This is an optimization exercise on Yosys and OpenROAD, whose aim is a short achievable clock period and few clock cycles, not a production implementation. In this exercise RTL edits were held to simulation tests only and were not proved equivalent to the original. Power and IR drop assume default switching activity.

--- design/flow/config.mk ---
export PLATFORM = sky130hd
export DESIGN_NAME = TOP_LEVEL
export DESIGN_NICKNAME = TOP_LEVEL
export VERILOG_FILES = /design/flow/design.v
export SDC_FILE = /design/flow/constraint.sdc
export NUM_CORES = 4
export LEC_CHECK = 0
export CAP_MARGIN = 20
export CORE_MARGIN = 2
export CORE_UTILIZATION = 40
export SLEW_MARGIN = 20
--- design/flow/constraint.sdc ---
create_clock -name core_clock -period 15.0 [get_ports {clock}]
set_input_delay 3.0000 -clock core_clock [delete_from_list [all_inputs] [get_ports {clock}]]
set_output_delay 3.0000 -clock core_clock [all_outputs]
set_load 0.01 [all_outputs]
--- design/flow/design.v ---
module Mux2To1 #(
    parameter N = 32
)(
    input [N-1:0] a0, a1,
    input sel,
    output [N-1:0] out
);
    assign out = sel ? a1 : a0;
endmodule
module Mux4To1 #(
    parameter N = 32
)(
    input [N-1:0] a00, a01, a10, a11,
    input [1:0] sel,
    output [N-1:0] out
);
    assign out = (sel == 2'b00) ? a00 :
                 (sel == 2'b01) ? a01 :
                 (sel == 2'b10) ? a10 : a11;
endmodule
module Adder #(
    parameter N = 32
)(
    input [N-1:0] a, b,
    output [N-1:0] out
);
    assign out = a + b;
endmodule
module Register #(
    parameter N = 32
)(
    input clk, rst,
    input [N-1:0] in,
    input ld, clr,
    output reg [N-1:0] out
);
    always @(posedge clk or posedge rst) begin
        if (rst)
            out <= {N{1'b0}};
        else if (clr)
            out <= {N{1'b0}};
        else if (ld)
            out <= in;
    end
endmodule
module IF_Stage(
    input clk, rst, Branch_taken, Freeze,
    input [31:0] Branch_Address,
    output [31:0] PC, Instruction,
    output [31:0] INST_ADDR,
    input [31:0] INST
);
    wire [31:0] pc_reg_in, pc_reg_out, pc_adder_out;
    Mux2To1 #(32) PC_Mux(
        .a0(pc_adder_out),
        .a1(Branch_Address),
        .sel(Branch_taken),
        .out(pc_reg_in)
    );
    Adder #(32) PC_Adder(
        .a(pc_reg_out),
        .b(32'd4),
        .out(pc_adder_out)
    );
    Register #(32) PC_Reg(
        .clk(clk),
        .rst(rst),
        .in(pc_reg_in),
        .ld(~Freeze),
        .clr(1'b0),
        .out(pc_reg_out)
    );
    assign INST_ADDR = pc_reg_out;
    assign Instruction = INST;
    assign PC = pc_adder_out;
endmodule
module IF_Stage_Reg(
    input clk, rst, Freeze, Flush,
    input [31:0] PC_in, Instruction_in,
    output [31:0] PC, Instruction
);
    Register #(32) Inst_Reg(
        .clk(clk), .rst(rst),
        .in(Instruction_in), .ld(~Freeze), .clr(Flush),
        .out(Instruction)
    );
    Register #(32) PC_Reg(
        .clk(clk), .rst(rst),
        .in(PC_in), .ld(~Freeze), .clr(Flush),
        .out(PC)
    );
endmodule
module ID_Stage(
    input clk, rst,
    input [31:0] PC_in, inst,
    input [3:0] status,
    input WB_WB_EN,
    input [31:0] WB_Value,
    input [3:0] wbDest,
    output [31:0] PC,
    output [3:0] EXE_CMD,
    output MEM_R_EN, MEM_W_EN, WB_EN, B, S,
    output [31:0] reg1, reg2,
    output imm,
    output [11:0] Shift_operand,
    output signed [23:0] Signed_imm_24,
    output [3:0] Dest,
    output [3:0] src1, src2,
    input Hazard,
    output Two_src
);
    assign PC = PC_in;
    assign imm = inst[25];
    assign Shift_operand = inst[11:0];
    assign Signed_imm_24 = inst[23:0];
    assign Dest = inst[15:12];
    assign src1 = inst[19:16];
    wire [3:0] aluCmdCU;
    wire memReadCU, memWriteCU, wbEnCU, branchCU, sCU;
    wire [3:0] registerfile_input;
    wire Cond, OR_Output;
    wire [31:0] regRn, regRm;
    assign OR_Output = ~Cond | Hazard;
    assign Two_src = ~imm | memWriteCU;
    assign src2 = registerfile_input;
    Condition_Check condition_check(
        .Cond(inst[31:28]),
        .status(status),
        .res(Cond)
    );
    Control_Unit control_unit(
        .Mode(inst[27:26]),
        .OP_Code(inst[24:21]),
        .S_In(inst[20]),
        .EXE_CMD(aluCmdCU),
        .MEM_R_EN(memReadCU),
        .MEM_W_EN(memWriteCU),
        .WB_EN(wbEnCU),
        .B(branchCU),
        .S_Out(sCU)
    );
    Register_File register_file(
        .clk(clk),
        .rst(rst),
        .src1(inst[19:16]),
        .src2(registerfile_input),
        .Dest_wb(wbDest),
        .Result_WB(WB_Value),
        .Write_Back_En(WB_WB_EN),
        .reg1(regRn),
        .reg2(regRm)
    );
    Mux2To1 #(9) mux_control_unit(
        .a0({aluCmdCU, memReadCU, memWriteCU, wbEnCU, branchCU, sCU}),
        .a1(9'd0),
        .sel(OR_Output),
        .out({EXE_CMD, MEM_R_EN, MEM_W_EN, WB_EN, B, S})
    );
    Mux2To1 #(4) mux_register_file(
        .a0(inst[3:0]),
        .a1(inst[15:12]),
        .sel(memWriteCU),
        .out(registerfile_input)
    );
    Mux2To1 #(32) muxRn15(
        .a0(regRn),
        .a1(PC_in),
        .sel(&inst[19:16]),
        .out(reg1)
    );
    Mux2To1 #(32) muxRm15(
        .a0(regRm),
        .a1(PC_in),
        .sel(&registerfile_input),
        .out(reg2)
    );
endmodule
module Control_Unit(
    input [1:0] Mode,
    input [3:0] OP_Code,
    input S_In,
    output reg [3:0] EXE_CMD,
    output reg MEM_R_EN, MEM_W_EN, WB_EN, B, S_Out
);
    always @(Mode, OP_Code, S_In) begin
        EXE_CMD = 4'd0;
        {MEM_R_EN, MEM_W_EN} = 2'd0;
        {WB_EN, B, S_Out} = 3'd0;
        case (OP_Code)
            4'b1101: EXE_CMD = 4'b0001;  
            4'b1111: EXE_CMD = 4'b1001;  
            4'b0100: EXE_CMD = 4'b0010;  
            4'b0101: EXE_CMD = 4'b0011;  
            4'b0010: EXE_CMD = 4'b0100;  
            4'b0110: EXE_CMD = 4'b0101;  
            4'b0000: EXE_CMD = 4'b0110;  
            4'b1100: EXE_CMD = 4'b0111;  
            4'b0001: EXE_CMD = 4'b1000;  
            4'b1010: EXE_CMD = 4'b0100;  
            4'b1000: EXE_CMD = 4'b0110;  
            4'b0100: EXE_CMD = 4'b0010;  
            4'b0100: EXE_CMD = 4'b0010;  
            default: EXE_CMD = 4'b0001;
        endcase
        case (Mode)
            2'b00: begin
                S_Out = S_In;
                WB_EN = (OP_Code == 4'b1010 || OP_Code == 4'b1000) ? 1'b0 : 1'b1;
            end
            2'b01: begin
                WB_EN = S_In;
                MEM_R_EN = S_In;
                MEM_W_EN = ~S_In;
            end
            2'b10: B = 1'b1;
            default:;
        endcase
    end
endmodule
module Condition_Check(
    input [3:0] Cond,
    input [3:0] status,
    output reg res
);
    wire n, z, c, v;
    assign {n, z, c, v} = status;
    always @(Cond, n, z, c, v) begin
        res = 1'b0;
        case (Cond)
            4'b0000: res = z;              
            4'b0001: res = ~z;             
            4'b0010: res = c;              
            4'b0011: res = ~c;             
            4'b0100: res = n;              
            4'b0101: res = ~n;             
            4'b0110: res = v;              
            4'b0111: res = ~v;             
            4'b1000: res = c & ~z;         
            4'b1001: res = ~c | z;         
            4'b1010: res = (n == v);       
            4'b1011: res = (n != v);       
            4'b1100: res = ~z & (n == v);  
            4'b1101: res = z & (n != v);   
            4'b1110: res = 1'b1;           
            default: res = 1'b0;
        endcase
    end
endmodule
module Register_File(
    input clk, rst,
    input [3:0] src1, src2, Dest_wb,
    input [31:0] Result_WB,
    input Write_Back_En,
    output [31:0] reg1, reg2
);
    reg [31:0] regFile [0:15];
    assign reg1 = (Write_Back_En && Dest_wb == src1) ? Result_WB : regFile[src1];
    assign reg2 = (Write_Back_En && Dest_wb == src2) ? Result_WB : regFile[src2];
    integer i;
    always @(posedge clk or posedge rst) begin
        if (rst)
            for (i = 0; i < 16; i = i + 1)
                regFile[i] <= i;
        else if (Write_Back_En)
            regFile[Dest_wb] <= Result_WB;
    end
endmodule
module ID_Stage_Reg(
    input clk, rst, Flush, carryIn, MEM_R_EN_In, MEM_W_EN_In, WB_EN_In, B_In, S_In,
    input [31:0] PC_in,
    input [3:0] EXE_CMD_In,
    input [31:0] reg1In, reg2In,
    input [3:0] src1In, src2In,
    input imm_In,
    input [11:0] Shift_operand_In,
    input signed [23:0] Signed_imm_24_In,
    input [3:0] Dest_In,
    input Freeze,
    output MEM_R_EN_Out, MEM_W_EN_Out, WB_EN_Out, B_Out, S_Out,imm_Out, carryOut,
    output [31:0] PC,
    output [3:0] EXE_CMD_Out,Dest_Out,
    output [31:0] reg1Out, reg2Out,
    output [11:0] Shift_operand_Out,
    output [3:0] src1Out, src2Out,
    output signed [23:0] Signed_imm_24_Out
);
    Register #(32) pcReg(
        .clk(clk), .rst(rst),
        .in(PC_in), .ld(~Freeze), .clr(Flush),
        .out(PC)
    );
    Register #(4) aluCmdReg(
        .clk(clk), .rst(rst),
        .in(EXE_CMD_In), .ld(~Freeze), .clr(Flush),
        .out(EXE_CMD_Out)
    );
    Register #(1) memReadReg(
        .clk(clk), .rst(rst),
        .in(MEM_R_EN_In), .ld(~Freeze), .clr(Flush),
        .out(MEM_R_EN_Out)
    );
    Register #(1) memWriteReg(
        .clk(clk), .rst(rst),
        .in(MEM_W_EN_In), .ld(~Freeze), .clr(Flush),
        .out(MEM_W_EN_Out)
    );
    Register #(1) Wb_En_Reg(
        .clk(clk), .rst(rst),
        .in(WB_EN_In), .ld(~Freeze), .clr(Flush),
        .out(WB_EN_Out)
    );
    Register #(1) branchReg(
        .clk(clk), .rst(rst),
        .in(B_In), .ld(~Freeze), .clr(Flush),
        .out(B_Out)
    );
    Register #(1) sReg(
        .clk(clk), .rst(rst),
        .in(S_In), .ld(~Freeze), .clr(Flush),
        .out(S_Out)
    );
    Register #(32) reg1Reg(
        .clk(clk), .rst(rst),
        .in(reg1In), .ld(~Freeze), .clr(Flush),
        .out(reg1Out)
    );
    Register #(32) reg2Reg(
        .clk(clk), .rst(rst),
        .in(reg2In), .ld(~Freeze), .clr(Flush),
        .out(reg2Out)
    );
    Register #(1) immReg(
        .clk(clk), .rst(rst),
        .in(imm_In), .ld(~Freeze), .clr(Flush),
        .out(imm_Out)
    );
    Register #(12) shiftOperandReg(
        .clk(clk), .rst(rst),
        .in(Shift_operand_In), .ld(~Freeze), .clr(Flush),
        .out(Shift_operand_Out)
    );
    Register #(24) imm24Reg(
        .clk(clk), .rst(rst),
        .in(Signed_imm_24_In), .ld(~Freeze), .clr(Flush),
        .out(Signed_imm_24_Out)
    );
    Register #(4) Dest_Reg(
        .clk(clk), .rst(rst),
        .in(Dest_In), .ld(~Freeze), .clr(Flush),
        .out(Dest_Out)
    );
    Register #(1) carryReg(
        .clk(clk), .rst(rst),
        .in(carryIn), .ld(~Freeze), .clr(Flush),
        .out(carryOut)
    );
    Register #(4) src1Reg(
        .clk(clk), .rst(rst),
        .in(src1In), .ld(~Freeze), .clr(Flush),
        .out(src1Out)
    );
    Register #(4) src2Reg(
        .clk(clk), .rst(rst),
        .in(src2In), .ld(~Freeze), .clr(Flush),
        .out(src2Out)
    );
endmodule
module EXE_Stage(
    input clk, rst, WB_EN_In, MEM_R_EN_In, MEM_W_EN_In, Brach_Taken_In, ldStatus, imm, carryIn,
    input [3:0] EXE_CMD, Dest,
    input [1:0] Sel_src1, Sel_src2,
    input [31:0] valMem, valWb,
    input [11:0] Shift_operand,
    input [23:0] Signed_EX_imm24,
    input [31:0] Val_Rn, Val_Rm, PC,
    output WB_EN_Out, Brach_Taken_Out, MEM_R_EN_Out, MEM_W_EN_Out,
    output [3:0] EXE_Dest, status,
    output [31:0] ALU_Res, EXE_Val_Rm, Branch_Address
);
    assign Brach_Taken_Out = Brach_Taken_In;
    assign EXE_Dest = Dest;
    assign WB_EN_Out = WB_EN_In;
    assign MEM_R_EN_Out = MEM_R_EN_In;
    assign MEM_W_EN_Out = MEM_W_EN_In;
    wire [31:0] aluSrc1, aluSrc2, val2;
    assign EXE_Val_Rm = aluSrc2;
    wire [3:0] StatusBits, statusQ;
    Val2_Generate val2gen(
        .memInst(MEM_R_EN_In | MEM_W_EN_In),
        .imm(imm),
        .Val_Rm(aluSrc2),
        .Shift_operand(Shift_operand),
        .Val2(val2)
    );
    ALU alu(
        .a(aluSrc1),
        .b(val2),
        .carryIn(carryIn),
        .EXE_CMD(EXE_CMD),
        .out(ALU_Res),
        .status(StatusBits)
    );
    Register #(4) status_reg(
        .clk(clk),
        .rst(rst),
        .ld(ldStatus),
        .clr(1'b0),
        .in(StatusBits),
        .out(statusQ)
    );
    assign status = ldStatus ? StatusBits : statusQ;
    wire [31:0] imm24SignExt;
    assign imm24SignExt = {{6{Signed_EX_imm24[23]}}, Signed_EX_imm24, 2'b00};
    Adder #(32) branchCalculator(
        .a(PC),
        .b(imm24SignExt),
        .out(Branch_Address)
    );
    Mux4To1 #(32) muxSrc1(
        .a00(Val_Rn),
        .a01(valMem),
        .a10(valWb),
        .a11(32'd0),
        .sel(Sel_src1),
        .out(aluSrc1)
    );
    Mux4To1 #(32) muxSrc2(
        .a00(Val_Rm),
        .a01(valMem),
        .a10(valWb),
        .a11(32'd0),
        .sel(Sel_src2),
        .out(aluSrc2)
    );
endmodule
module Val2_Generate(
    input memInst, imm,
    input [31:0] Val_Rm,
    input [11:0] Shift_operand,
    output reg [31:0] Val2
);
    wire [4:0] immRot, rmRot;
    wire [31:0] immVal;
    wire [63:0] immDouble, rmDouble;
    assign immRot = {Shift_operand[11:8], 1'b0};
    assign rmRot = Shift_operand[11:7];
    assign immVal = {24'd0, Shift_operand[7:0]};
    assign immDouble = {immVal, immVal} >> immRot;
    assign rmDouble = {Val_Rm, Val_Rm} >> rmRot;
    always @(memInst or imm or Val_Rm or Shift_operand or immDouble or rmDouble) begin
        Val2 = 32'd0;
        if (memInst) begin  
            Val2 = {{20{Shift_operand[11]}}, Shift_operand};
        end
        else begin
            if (imm) begin  
                Val2 = immDouble[31:0];
            end
            else begin  
                case (Shift_operand[6:5])
                    2'b00: Val2 = Val_Rm << Shift_operand[11:7];   
                    2'b01: Val2 = Val_Rm >> Shift_operand[11:7];   
                    2'b10: Val2 = $signed(Val_Rm) >>> Shift_operand[11:7];  
                    2'b11: Val2 = rmDouble[31:0];                  
                    default: Val2 = 32'd0;
                endcase
            end
        end
    end
endmodule
module ALU(
    input [31:0] a, b,
    input carryIn,
    input [3:0] EXE_CMD,
    output reg [31:0] out,
    output [3:0] status
);
    reg c, v;
    wire z, n;
    assign status = {n, z, c, v};
    assign z = ~|out;
    assign n = out[31];
    wire [31:0] Carry_Ext, Negative_Carry_Ext;
    assign Carry_Ext = {{(31){1'b0}}, carryIn};
    assign Negative_Carry_Ext = {{(31){1'b0}}, ~carryIn};
    always @(EXE_CMD or a or b or Carry_Ext or Negative_Carry_Ext) begin
        out = {32{1'b0}};
        c = 1'b0;
        case (EXE_CMD)
            4'b0001: out = b;                       
            4'b1001: out = ~b;                      
            4'b0010: {c, out} = a + b;              
            4'b0011: {c, out} = a + b + Carry_Ext;   
            4'b0100: {c, out} = a - b;              
            4'b0101: {c, out} = a - b - Negative_Carry_Ext;  
            4'b0110: out = a & b;                   
            4'b0111: out = a | b;                   
            4'b1000: out = a ^ b;                   
            default: out = {32{1'b0}};
        endcase
        v = 1'b0;
        if (EXE_CMD[3:1] == 3'b001) begin       
            v = (a[31] == b[31]) && (a[31] != out[31]);
        end
        else if (EXE_CMD[3:1] == 3'b010) begin  
            v = (a[31] != b[31]) && (a[31] != out[31]);
        end
    end
endmodule
module EXE_Stage_Reg(
    input clk, rst,
    input WB_EN_In, MEM_R_EN_In, MEM_W_EN_In,
    input [3:0] Dest_In,
    input [31:0] ALU_Res_In, valRmIn,
    input Freeze,
    output WB_EN_Out, MEM_R_EN_Out, MEM_W_EN_Out,
    output [3:0] Dest_Out,
    output [31:0] ALU_Res_Out, valRmOut
);
    Register #(1) WB_EN(
        .clk(clk), .rst(rst),
        .in(WB_EN_In), .ld(~Freeze), .clr(1'b0),
        .out(WB_EN_Out)
    );
    Register #(32) ALU_Res(
        .clk(clk), .rst(rst),
        .in(ALU_Res_In), .ld(~Freeze), .clr(1'b0),
        .out(ALU_Res_Out)
    );
    Register #(32) Val_Rm(
        .clk(clk), .rst(rst),
        .in(valRmIn), .ld(~Freeze), .clr(1'b0),
        .out(valRmOut)
    );
    Register #(1) MEM_R_EN(
        .clk(clk), .rst(rst),
        .in(MEM_R_EN_In), .ld(~Freeze), .clr(1'b0),
        .out(MEM_R_EN_Out)
    );
    Register #(1) memWEn(
        .clk(clk), .rst(rst),
        .in(MEM_W_EN_In), .ld(~Freeze), .clr(1'b0),
        .out(MEM_W_EN_Out)
    );
    Register #(4) Dest(
        .clk(clk), .rst(rst),
        .in(Dest_In), .ld(~Freeze), .clr(1'b0),
        .out(Dest_Out)
    );
endmodule
module SramController(
    input clk, rst,
    input Write_En, Read_En,
    input [31:0] address,
    input [31:0] writeData,
    output reg [63:0] readData,
    output reg ready,             
    input [15:0] SRAM_DQ_IN,      
    output [15:0] SRAM_DQ_OUT,    
    output reg [17:0] SRAM_ADDR,  
    output SRAM_UB_N,             
    output SRAM_LB_N,             
    output reg SRAM_WE_N,         
    output SRAM_CE_N,             
    output SRAM_OE_N              
);
    assign {SRAM_UB_N, SRAM_LB_N, SRAM_CE_N, SRAM_OE_N} = 4'b0000;
    wire [31:0] Memory_Address;
    assign Memory_Address = address - 32'd1024;
    wire [17:0] SRAM_Low_Addr, SRAM_High_Addr, sramUpLowAddess, sramUpHighAddess;
    assign SRAM_Low_Addr = {Memory_Address[18:3], 2'd0};
    assign SRAM_High_Addr = SRAM_Low_Addr + 18'd1;
    assign sramUpLowAddess = SRAM_Low_Addr + 18'd2;
    assign sramUpHighAddess = SRAM_Low_Addr + 18'd3;
    wire [17:0] sramLowAddrWrite, sramHighAddrWrite;
    assign sramLowAddrWrite = {Memory_Address[18:2], 1'b0};
    assign sramHighAddrWrite = sramLowAddrWrite + 18'd1;
    localparam Idle = 3'd0, DataLow = 3'd1, DataHigh = 3'd2, DataUpLow = 3'd3, DataUpHigh = 3'd4, Done = 3'd5;
    reg [2:0] ps, ns;
    assign SRAM_DQ_OUT = (ps == DataHigh) ? writeData[31:16] : writeData[15:0];
    always @(*) begin
        case (ps)
            Idle: ns = (Write_En == 1'b1 || Read_En == 1'b1) ? DataLow : Idle;
            DataLow: ns = DataHigh;
            DataHigh: ns = DataUpLow;
            DataUpLow: ns = DataUpHigh;
            DataUpHigh: ns = Done;
            Done: ns = Idle;
            default: ns = Idle;
        endcase
    end
    always @(*) begin
        SRAM_ADDR = 18'b0;
        SRAM_WE_N = 1'b1;
        ready = 1'b0;
        case (ps)
            Idle: ready = ~(Write_En | Read_En);
            DataLow: begin
                SRAM_WE_N = ~Write_En;
                if (Read_En)
                    SRAM_ADDR = SRAM_Low_Addr;
                else if (Write_En)
                    SRAM_ADDR = sramLowAddrWrite;
            end
            DataHigh: begin
                SRAM_WE_N = ~Write_En;
                if (Read_En)
                    SRAM_ADDR = SRAM_High_Addr;
                else if (Write_En)
                    SRAM_ADDR = sramHighAddrWrite;
            end
            DataUpLow: begin
                if (Read_En)
                    SRAM_ADDR = sramUpLowAddess;
            end
            DataUpHigh: begin
                if (Read_En)
                    SRAM_ADDR = sramUpHighAddess;
            end
            Done: ready = 1'b1;
            default:;
        endcase
    end
    always @(posedge clk) begin
        if (Read_En) begin
            case (ps)
                DataLow:    readData[15:0]  <= SRAM_DQ_IN;
                DataHigh:   readData[31:16] <= SRAM_DQ_IN;
                DataUpLow:  readData[47:32] <= SRAM_DQ_IN;
                DataUpHigh: readData[63:48] <= SRAM_DQ_IN;
                default:;
            endcase
        end
    end
    always @(posedge clk or posedge rst) begin
        if (rst) ps <= Idle;
        else ps <= ns;
    end
endmodule
module CacheController(
    input clk, rst,
    input rdEn, wrEn,
    input [31:0] address,
    input [31:0] writeData,
    output [31:0] readData,
    output ready,
    input sramReady,
    input [63:0] sramReadData,
    output sramWrEn, sramRdEn
);
    reg [31:0] way0First  [0:15];
    reg [31:0] way0Second [0:15];
    reg [31:0] way1First  [0:15];
    reg [31:0] way1Second [0:15];
    reg [11:0] way0Tag [0:15];
    reg [11:0] way1Tag [0:15];
    reg [15:0] way0Valid;
    reg [15:0] way1Valid;
    reg [15:0] indexLru;
    wire [2:0] offset;
    wire [3:0] index;
    wire [11:0] tag;
    assign offset = address[2:0];
    assign index = address[6:3];
    assign tag = address[18:7];
    wire [31:0] dataWay0, dataWay1;
    wire [11:0] tagWay0, tagWay1;
    wire validWay0, validWay1;
    assign dataWay0 = (offset[2] == 1'b0) ? way0First[index] : way0Second[index];
    assign dataWay1 = (offset[2] == 1'b0) ? way1First[index] : way1Second[index];
    assign tagWay0 = way0Tag[index];
    assign tagWay1 = way1Tag[index];
    assign validWay0 = way0Valid[index];
    assign validWay1 = way1Valid[index];
    wire hit;
    wire hitWay0, hitWay1;
    assign hitWay0 = (tagWay0 == tag && validWay0 == 1'b1);
    assign hitWay1 = (tagWay1 == tag && validWay1 == 1'b1);
    assign hit = hitWay0 | hitWay1;
    wire [31:0] data;
    wire [31:0] readDataQ;
    assign data = hitWay0 ? dataWay0 :
                  hitWay1 ? dataWay1 : 32'd0;
    assign readDataQ = hit ? data :
                       sramReady ? (offset[2] == 1'b0 ? sramReadData[31:0] : sramReadData[63:32]) : 32'd0;
    assign readData = rdEn ? readDataQ : 32'd0;
    assign ready = sramReady;
    assign sramRdEn = ~hit & rdEn;
    assign sramWrEn = wrEn;
    wire fill;
    assign fill = rdEn & ~hit & sramReady;
    always @(posedge clk) begin
        if (fill) begin
            if (indexLru[index] == 1'b1) begin
                {way0Second[index], way0First[index]} <= sramReadData;
                way0Tag[index] <= tag;
            end
            else begin
                {way1Second[index], way1First[index]} <= sramReadData;
                way1Tag[index] <= tag;
            end
        end
    end
    always @(posedge clk or posedge rst) begin
        if (rst) begin
            way0Valid <= 16'd0;
            way1Valid <= 16'd0;
            indexLru <= 16'd0;
        end
        else if (wrEn) begin
            if (hitWay0) begin
                way0Valid[index] <= 1'b0;
                indexLru[index] <= 1'b1;
            end
            else if (hitWay1) begin
                way1Valid[index] <= 1'b0;
                indexLru[index] <= 1'b0;
            end
        end
        else if (rdEn) begin
            if (hit)
                indexLru[index] <= hitWay1;
            else if (sramReady) begin
                if (indexLru[index] == 1'b1) begin
                    way0Valid[index] <= 1'b1;
                    indexLru[index] <= 1'b0;
                end
                else begin
                    way1Valid[index] <= 1'b1;
                    indexLru[index] <= 1'b1;
                end
            end
        end
    end
endmodule
module MEM_Stage(
    input clk, rst,
    input WB_EN_In, MEM_R_EN_In, MEM_W_EN_In,
    input [31:0] ALU_Res_In, Val_Rm,
    input [3:0] Dest_In,
    output WB_EN_Out, MEM_R_EN_Out,
    output [31:0] ALU_Res_Out, memOut,
    output [3:0] Dest_Out,
    output Freeze,
    input [15:0] SRAM_DQ_IN,
    output [15:0] SRAM_DQ_OUT,
    output [17:0] SRAM_ADDR,
    output SRAM_UB_N,
    output SRAM_LB_N,
    output SRAM_WE_N,
    output SRAM_CE_N,
    output SRAM_OE_N
);
    assign ALU_Res_Out = ALU_Res_In;
    assign Dest_Out = Dest_In;
    assign MEM_R_EN_Out = MEM_R_EN_In;
    wire ready;
    assign Freeze = ~ready;
    wire sramReady;
    wire sramMemWEnIn, sramMemREnIn;
    wire [63:0] sramReadData;
    SramController sc(
        .clk(clk), .rst(rst),
        .Write_En(sramMemWEnIn), .Read_En(sramMemREnIn),
        .address(ALU_Res_In),
        .writeData(Val_Rm),
        .readData(sramReadData),
        .ready(sramReady),
        .SRAM_DQ_IN(SRAM_DQ_IN),
        .SRAM_DQ_OUT(SRAM_DQ_OUT),
        .SRAM_ADDR(SRAM_ADDR),
        .SRAM_UB_N(SRAM_UB_N),
        .SRAM_LB_N(SRAM_LB_N),
        .SRAM_WE_N(SRAM_WE_N),
        .SRAM_CE_N(SRAM_CE_N),
        .SRAM_OE_N(SRAM_OE_N)
    );
    CacheController cc(
        .clk(clk), .rst(rst),
        .wrEn(MEM_W_EN_In), .rdEn(MEM_R_EN_In),
        .address(ALU_Res_In),
        .writeData(Val_Rm),
        .readData(memOut),
        .ready(ready),
        .sramReady(sramReady),
        .sramReadData(sramReadData),
        .sramWrEn(sramMemWEnIn), .sramRdEn(sramMemREnIn)
    );
    Mux2To1 #(1) ramWbEn(
        .a0(WB_EN_In),
        .a1(1'b0),
        .sel(Freeze),
        .out(WB_EN_Out)
    );
endmodule
module MEM_Stage_Reg(
    input clk, rst, WB_EN_In, MEM_R_EN_In,
    input [3:0] Dest_In,
    input [31:0] ALU_Res_In, Mem_Data_In,
    input Freeze,
    output WB_EN_Out, MEM_R_EN_Out,
    output [3:0] Dest_Out,
    output [31:0] ALU_Res_Out, Mem_Data_Out
);
    Register #(1) Wb_En_Reg(
        .clk(clk), .rst(rst),
        .in(WB_EN_In), .ld(~Freeze), .clr(1'b0),
        .out(WB_EN_Out)
    );
    Register #(1) Mem_R_En_Reg(
        .clk(clk), .rst(rst),
        .in(MEM_R_EN_In), .ld(~Freeze), .clr(1'b0),
        .out(MEM_R_EN_Out)
    );
    Register #(32) ALU_Res_Reg(
        .clk(clk), .rst(rst),
        .in(ALU_Res_In), .ld(~Freeze), .clr(1'b0),
        .out(ALU_Res_Out)
    );
    Register #(32) Mem_Data_Reg(
        .clk(clk), .rst(rst),
        .in(Mem_Data_In), .ld(~Freeze), .clr(1'b0),
        .out(Mem_Data_Out)
    );
    Register #(4) Dest_Reg(
        .clk(clk), .rst(rst),
        .in(Dest_In), .ld(~Freeze), .clr(1'b0),
        .out(Dest_Out)
    );
endmodule
module WB_Stage(
    input clk, rst,
    input WB_EN_In, MEM_R_EN,
    input [3:0] Dest_In,
    input [31:0] ALU_Res, Mem_Data,
    output WB_EN_Out,
    output [3:0] Dest_Out,
    output [31:0] WB_Value
);
    assign WB_EN_Out = WB_EN_In;
    assign Dest_Out = Dest_In;
    Mux2To1 #(32) WB_Mux(
        .a0(ALU_Res),
        .a1(Mem_Data),
        .sel(MEM_R_EN),
        .out(WB_Value)
    );
endmodule
module Hazard_Unit(
    input [3:0] Rn, Rdm,
    input Two_src,
    input [3:0] Dest_Ex, Dest_Mem,
    input WB_EN_EXE, WB_EN_MEM, memREn,
    input Forward_En,
    output reg Hazard
);
    always @(Rn, Rdm, Dest_Ex, Dest_Mem, WB_EN_EXE, WB_EN_MEM, memREn, Two_src, Forward_En) begin
        Hazard = 1'b0;
        if (Forward_En) begin
            if (memREn) begin
                if (Rn == Dest_Ex || (Two_src && Rdm == Dest_Ex)) begin
                    Hazard = 1'b1;
                end
            end
        end
        else begin
            if (WB_EN_EXE) begin
                if (Rn == Dest_Ex || (Two_src && Rdm == Dest_Ex)) begin
                    Hazard = 1'b1;
                end
            end
            if (WB_EN_MEM) begin
                if (Rn == Dest_Mem || (Two_src && Rdm == Dest_Mem)) begin
                    Hazard = 1'b1;
                end
            end
        end
    end
endmodule
module ForwardingUnit(
    input Forward_En,
    input [3:0] src1, src2,
    input [3:0] destMem, destWb,
    input WB_EN_MEM, WB_EN_WB,
    output reg [1:0] Sel_src1, Sel_src2
);
    always @(Forward_En, src1, WB_EN_MEM, WB_EN_WB, destMem, destWb) begin
        Sel_src1 = 2'b00;
        if (Forward_En) begin
            if (WB_EN_MEM && (destMem == src1)) begin
                Sel_src1 = 2'b01;
            end
            else if (WB_EN_WB && (destWb == src1)) begin
                Sel_src1 = 2'b10;
            end
        end
    end
    always @(Forward_En, src2, WB_EN_MEM, WB_EN_WB, destMem, destWb) begin
        Sel_src2 = 2'b00;
        if (Forward_En) begin
            if (WB_EN_MEM && (destMem == src2)) begin
                Sel_src2 = 2'b01;
            end
            else if (WB_EN_WB && (destWb == src2)) begin
                Sel_src2 = 2'b10;
            end
        end
    end
endmodule
module TOP_LEVEL(
    input clock, rst,
    input Forward_En,
    output [31:0] INST_ADDR,
    input [31:0] INST,
    input [15:0] SRAM_DQ_IN,
    output [15:0] SRAM_DQ_OUT,
    output [17:0] SRAM_ADDR,
    output SRAM_UB_N,
    output SRAM_LB_N,
    output SRAM_WE_N,
    output SRAM_CE_N,
    output SRAM_OE_N
);
    wire clk;
    assign clk = clock;
    wire Hazard, Two_src;
    wire [1:0] Sel_src1, Sel_src2;
    wire [31:0] pcOutIf, instOutIf;
    wire flushEn;
    wire [3:0] src1OutId, src2OutId;
    wire [31:0] pcOutIfId, instOutIfId;
    wire [31:0] pcOutId;
    wire [3:0] aluCmdOutId;
    wire memReadOutId, memWriteOutId, wbEnOutId, branchOutId, sOutId, immOutId;
    wire [31:0] reg1OutId, reg2OutId;
    wire [11:0] shiftOperandOutId;
    wire [23:0] imm24OutId;
    wire [3:0] destOutId;
    wire [31:0] pcOutIdEx;
    wire [3:0] aluCmdOutIdEx;
    wire memReadOutIdEx, memWriteOutIdEx, wbEnOutIdEx, branchOutIdEx, sOutIdEx;
    wire [31:0] reg1OutIdEx, reg2OutIdEx;
    wire [3:0] src1OutIdEx, src2OutIdEx;
    wire immOutIdEx;
    wire [11:0] shiftOperandOutIdEx;
    wire [23:0] imm24OutIdEx;
    wire [3:0] destOutIdEx;
    wire carryOut;
    wire memReadOutEx, memWriteOutEx, wbEnOutEx, Branch_taken;
    wire [31:0] Branch_Address;
    wire [31:0] aluResOutEx, reg2OutEx;
    wire [3:0] destOutEx;
    wire [3:0] status;
    wire carryIn;
    assign carryIn = status[1];
    wire memReadOutExMem, memWriteOutExMem, wbEnOutExMem;
    wire [31:0] aluResOutExMem, reg2OutExMem;
    wire [3:0] destOutExMem;
    wire memReadOutMem, wbEnOutMem;
    wire [31:0] aluResOutMem, memDataOutMem;
    wire [3:0] destOutMem;
    wire ramFreeze;
    wire memReadOutMemWb, wbEnOutMemWb;
    wire [31:0] aluResOutMemWb, memDataOutMemWb;
    wire [3:0] destOutMemWb;
    wire WB_EN;
    wire [31:0] WB_Value;
    wire [3:0] wbDest;
    Hazard_Unit hzrd(
        .Rn(src1OutId), .Rdm(src2OutId),
        .Two_src(Two_src),
        .Dest_Ex(destOutEx), .Dest_Mem(destOutMem),
        .WB_EN_EXE(wbEnOutEx), .WB_EN_MEM(wbEnOutMem), .memREn(memReadOutEx),
        .Forward_En(Forward_En),
        .Hazard(Hazard)
    );
    ForwardingUnit frwrd(
        .Forward_En(Forward_En),
        .src1(src1OutIdEx), .src2(src2OutIdEx),
        .WB_EN_MEM(wbEnOutExMem), .WB_EN_WB(wbEnOutMemWb),
        .destMem(destOutExMem), .destWb(destOutMemWb),
        .Sel_src1(Sel_src1), .Sel_src2(Sel_src2)
    );
    assign flushEn = Branch_taken & ~ramFreeze;
    IF_Stage stIf(
        .clk(clk), .rst(rst),
        .Branch_taken(flushEn), .Freeze((Hazard | ramFreeze) & ~flushEn),
        .Branch_Address(Branch_Address),
        .PC(pcOutIf), .Instruction(instOutIf),
        .INST_ADDR(INST_ADDR), .INST(INST)
    );
    IF_Stage_Reg regsIf(
        .clk(clk), .rst(rst),
        .Freeze(Hazard | ramFreeze), .Flush(flushEn),
        .PC_in(pcOutIf), .Instruction_in(instOutIf),
        .PC(pcOutIfId), .Instruction(instOutIfId)
    );
    ID_Stage stId(
        .clk(clk), .rst(rst),
        .PC_in(pcOutIfId), .inst(instOutIfId),
        .status(status),
        .WB_WB_EN(WB_EN), .WB_Value(WB_Value), .wbDest(wbDest),
        .Hazard(Hazard),
        .PC(pcOutId),
        .EXE_CMD(aluCmdOutId), .MEM_R_EN(memReadOutId), .MEM_W_EN(memWriteOutId),
        .WB_EN(wbEnOutId), .B(branchOutId), .S(sOutId),
        .reg1(reg1OutId), .reg2(reg2OutId),
        .imm(immOutId), .Shift_operand(shiftOperandOutId), .Signed_imm_24(imm24OutId), .Dest(destOutId),
        .src1(src1OutId), .src2(src2OutId), .Two_src(Two_src)
    );
    ID_Stage_Reg regsId(
        .clk(clk), .rst(rst),
        .PC_in(pcOutId),
        .EXE_CMD_In(aluCmdOutId), .MEM_R_EN_In(memReadOutId), .MEM_W_EN_In(memWriteOutId),
        .WB_EN_In(wbEnOutId), .B_In(branchOutId), .S_In(sOutId),
        .reg1In(reg1OutId), .reg2In(reg2OutId),
        .imm_In(immOutId), .Shift_operand_In(shiftOperandOutId), .Signed_imm_24_In(imm24OutId), .Dest_In(destOutId),
        .carryIn(carryIn), .src1In(src1OutId), .src2In(src2OutId), .Flush(flushEn),
        .PC(pcOutIdEx), .Freeze(ramFreeze),
        .EXE_CMD_Out(aluCmdOutIdEx), .MEM_R_EN_Out(memReadOutIdEx), .MEM_W_EN_Out(memWriteOutIdEx),
        .WB_EN_Out(wbEnOutIdEx), .B_Out(branchOutIdEx), .S_Out(sOutIdEx),
        .reg1Out(reg1OutIdEx), .reg2Out(reg2OutIdEx),
        .imm_Out(immOutIdEx), .Shift_operand_Out(shiftOperandOutIdEx), .Signed_imm_24_Out(imm24OutIdEx), .Dest_Out(destOutIdEx),
        .src1Out(src1OutIdEx), .src2Out(src2OutIdEx),
        .carryOut(carryOut)
    );
    EXE_Stage stEx(
        .clk(clk), .rst(rst),
        .WB_EN_In(wbEnOutIdEx), .MEM_R_EN_In(memReadOutIdEx), .MEM_W_EN_In(memWriteOutIdEx),
        .Brach_Taken_In(branchOutIdEx), .ldStatus(sOutIdEx), .imm(immOutIdEx), .carryIn(carryOut),
        .EXE_CMD(aluCmdOutIdEx), .Val_Rn(reg1OutIdEx), .Val_Rm(reg2OutIdEx), .PC(pcOutIdEx),
        .Shift_operand(shiftOperandOutIdEx), .Signed_EX_imm24(imm24OutIdEx), .Dest(destOutIdEx),
        .Sel_src1(Sel_src1), .Sel_src2(Sel_src2), .valMem(aluResOutExMem), .valWb(WB_Value),
        .WB_EN_Out(wbEnOutEx), .MEM_R_EN_Out(memReadOutEx), .MEM_W_EN_Out(memWriteOutEx),
        .Brach_Taken_Out(Branch_taken), .ALU_Res(aluResOutEx), .EXE_Val_Rm(reg2OutEx), .Branch_Address(Branch_Address),
        .EXE_Dest(destOutEx), .status(status)
    );
    EXE_Stage_Reg regsEx(
        .clk(clk), .rst(rst),
        .WB_EN_In(wbEnOutEx), .MEM_R_EN_In(memReadOutEx), .MEM_W_EN_In(memWriteOutEx),
        .ALU_Res_In(aluResOutEx), .valRmIn(reg2OutEx), .Dest_In(destOutEx), .Freeze(ramFreeze),
        .WB_EN_Out(wbEnOutExMem), .MEM_R_EN_Out(memReadOutExMem), .MEM_W_EN_Out(memWriteOutExMem),
        .ALU_Res_Out(aluResOutExMem), .valRmOut(reg2OutExMem), .Dest_Out(destOutExMem)
    );
    MEM_Stage stMem(
        .clk(clk), .rst(rst),
        .WB_EN_In(wbEnOutExMem), .MEM_R_EN_In(memReadOutExMem), .MEM_W_EN_In(memWriteOutExMem),
        .ALU_Res_In(aluResOutExMem), .Val_Rm(reg2OutExMem), .Dest_In(destOutExMem),
        .WB_EN_Out(wbEnOutMem), .MEM_R_EN_Out(memReadOutMem),
        .ALU_Res_Out(aluResOutMem), .memOut(memDataOutMem), .Dest_Out(destOutMem),
        .Freeze(ramFreeze),
        .SRAM_ADDR(SRAM_ADDR),
        .SRAM_DQ_IN(SRAM_DQ_IN),
        .SRAM_DQ_OUT(SRAM_DQ_OUT),
        .SRAM_UB_N(SRAM_UB_N),
        .SRAM_LB_N(SRAM_LB_N),
        .SRAM_WE_N(SRAM_WE_N),
        .SRAM_CE_N(SRAM_CE_N),
        .SRAM_OE_N(SRAM_OE_N)
    );
    MEM_Stage_Reg regsMem(
        .clk(clk), .rst(rst),
        .WB_EN_In(wbEnOutMem), .MEM_R_EN_In(memReadOutMem),
        .ALU_Res_In(aluResOutMem), .Mem_Data_In(memDataOutMem), .Dest_In(destOutMem),
        .WB_EN_Out(wbEnOutMemWb), .MEM_R_EN_Out(memReadOutMemWb),
        .ALU_Res_Out(aluResOutMemWb), .Mem_Data_Out(memDataOutMemWb), .Dest_Out(destOutMemWb),
        .Freeze(ramFreeze)
    );
    WB_Stage stWb(
        .clk(clk), .rst(rst),
        .WB_EN_In(wbEnOutMemWb), .MEM_R_EN(memReadOutMemWb),
        .ALU_Res(aluResOutMemWb), .Mem_Data(memDataOutMemWb), .Dest_In(destOutMemWb),
        .WB_EN_Out(WB_EN), .WB_Value(WB_Value), .Dest_Out(wbDest)
    );
endmodule
--- design/flow/run.sh ---
#!/bin/bash
# synth_recipe.tcl (not shown) runs the flow's synth.tcl, then flattens the netlist and writes it again
# the make line also repeats each setting of config.mk as NAME=value (left out here)
make -C /OpenROAD-flow-scripts/flow DESIGN_CONFIG=/design/flow/config.mk WORK_HOME=/design/flow/orfs CLKGATE_MAP_FILE= SYNTH_SCRIPT=/design/flow/synth_recipe.tcl finish
Fig. 1: metal 1
Drawn at 1 px/µm. Supply wires on this layer in gray.
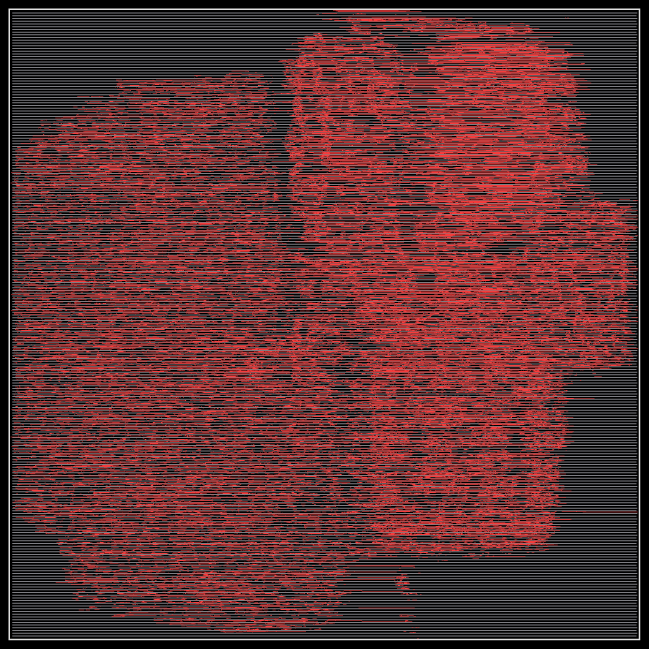
The longest straight run is 156 µm. The layer carries 226 mm of wire.

==> impl_metrics.yaml <==
floorplan:
  pin_count: 122
  row_count: 229
drt:
  wl_met1_mm: 226
  vias_per_cell: 6.36
  via_count: 106000
  top_layer: "met5"
  drt_iter0_drc: 15000
power:
  powerDensity_nw_per_um2: 214
  power_mw: 37.7
  power.leakage_nw: 60.3
  p_sw_share_pct: 42.4
logic_synthesis:
  synth_simple_gate_area_share_pct: 8.01
  yosys.area_share.xor_xnor_pct: 1.37
  synthAdderAreaFrac_pct: 1.14
  synthTopCellsByCount: "edfxtp_1, nand2_1, dfrtp_1"
  yosys.area.top_type_share_pct: 48.0
global_route:
  grt_pass1_vias: 104000
  grt_use_total_pct: 28.2
  busiest_layer: "met2"
  grt_util_met1_pct: 37.8
cells_and_area:
  sh_seq_area_pct: 56.0
  antenna_cells: 13
  layout_commonest_cell: "edfxtp_1"
  inv_count: 146
  design.seq.count: 3434
  multiInputGateArea_um2: 54700
sta:
  slew_headroom_pct: 20.7
  tns_ps: 0
clocking:
  cts.repair.resized: 0
worst_setup_path:
  crit_cells: 34
  worst_path_largest_cell_delay_ps: 700
  crit_start: "Forward_En"
  crit_required_ps: 15800
  cp_max_fo: 21
  rr_worst_depth: 33
run_status:
  outcome: "timing/DRC/antenna clean"
Testbench counts, summed over its fixed seeds: cycles 147,739.
Fig. 2: the metal 2 layer
Drawn at 1 px/µm.
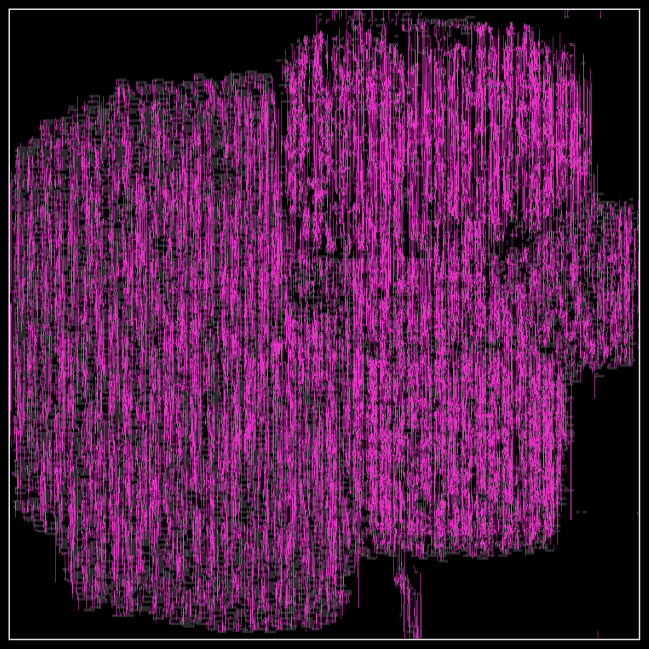
9639 nets have wire on it. The wires run mostly vertical. The layer holds 46% of the routed length. The longest straight run is 217 µm.

## state kept, by name, summed over array words and instances, names as in the netlist, 32 cells and up, named ones only
name                        count
regsEx.ALU_Res.out             32
regsEx.Val_Rm.out              32
regsId.pcReg.out               32
regsId.reg1Reg.out             32
regsId.reg2Reg.out             32
regsIf.Inst_Reg.out            32
regsIf.PC_Reg.out              32
regsMem.ALU_Res_Reg.out        32
regsMem.Mem_Data_Reg.out       32
stId.register_file.regFile    511
stIf.PC_Reg.out                32
stMem.cc.way0First            512
stMem.cc.way0Second           512
stMem.cc.way0Tag              192
stMem.cc.way1First            512
stMem.cc.way1Second           512
stMem.cc.way1Tag              192
stMem.sc.readData              64
## worst reg2reg max path, delay by kind of cell, from the launching register on
family / cells / cell delay [ps]
XOR/XNOR: 3 / 570
AND/OR/NAND/NOR: 10 / 3080
adder cells (fa/ha/maj): 1 / 490
buffers and inverters: 4 / 780
flip-flops: 1 / 480
AO/OA/AOI/OAI: 15 / 6560
## per-stage QoR
stage                     area (µm²)  hold slack, ps
after floorplan               156000             439
final                         176000             472
after global placement        164000             450
after global routing          176000             500
after CTS                     176000             469
after detailed placement      165000             457

-- static timing again, ports no longer ideal --
No port has a modelled driver above. Below, the same layout with a new extraction and two added sets of constraints. Step 1 assumes that a clkbuf_16 drives the clock port and a buf_2 every other input. Step 2, shift: input delay + t, output delay - t, t = (earliest + latest rising clock arrival at the registers) / 2. This alone moves slack from input paths to output paths. Three values: ideal ports, drivers, drivers and shift; two values: the first two.
t, ns: 1.058
setup WS [ns]: 1.572 / 1.539 / 0.480
cell pins on the clock port's net: 1
After both steps setup and hold are still met in this run. The setup slack of this run moves by -0.033 ns with the drivers and by -1.092 ns with both steps.
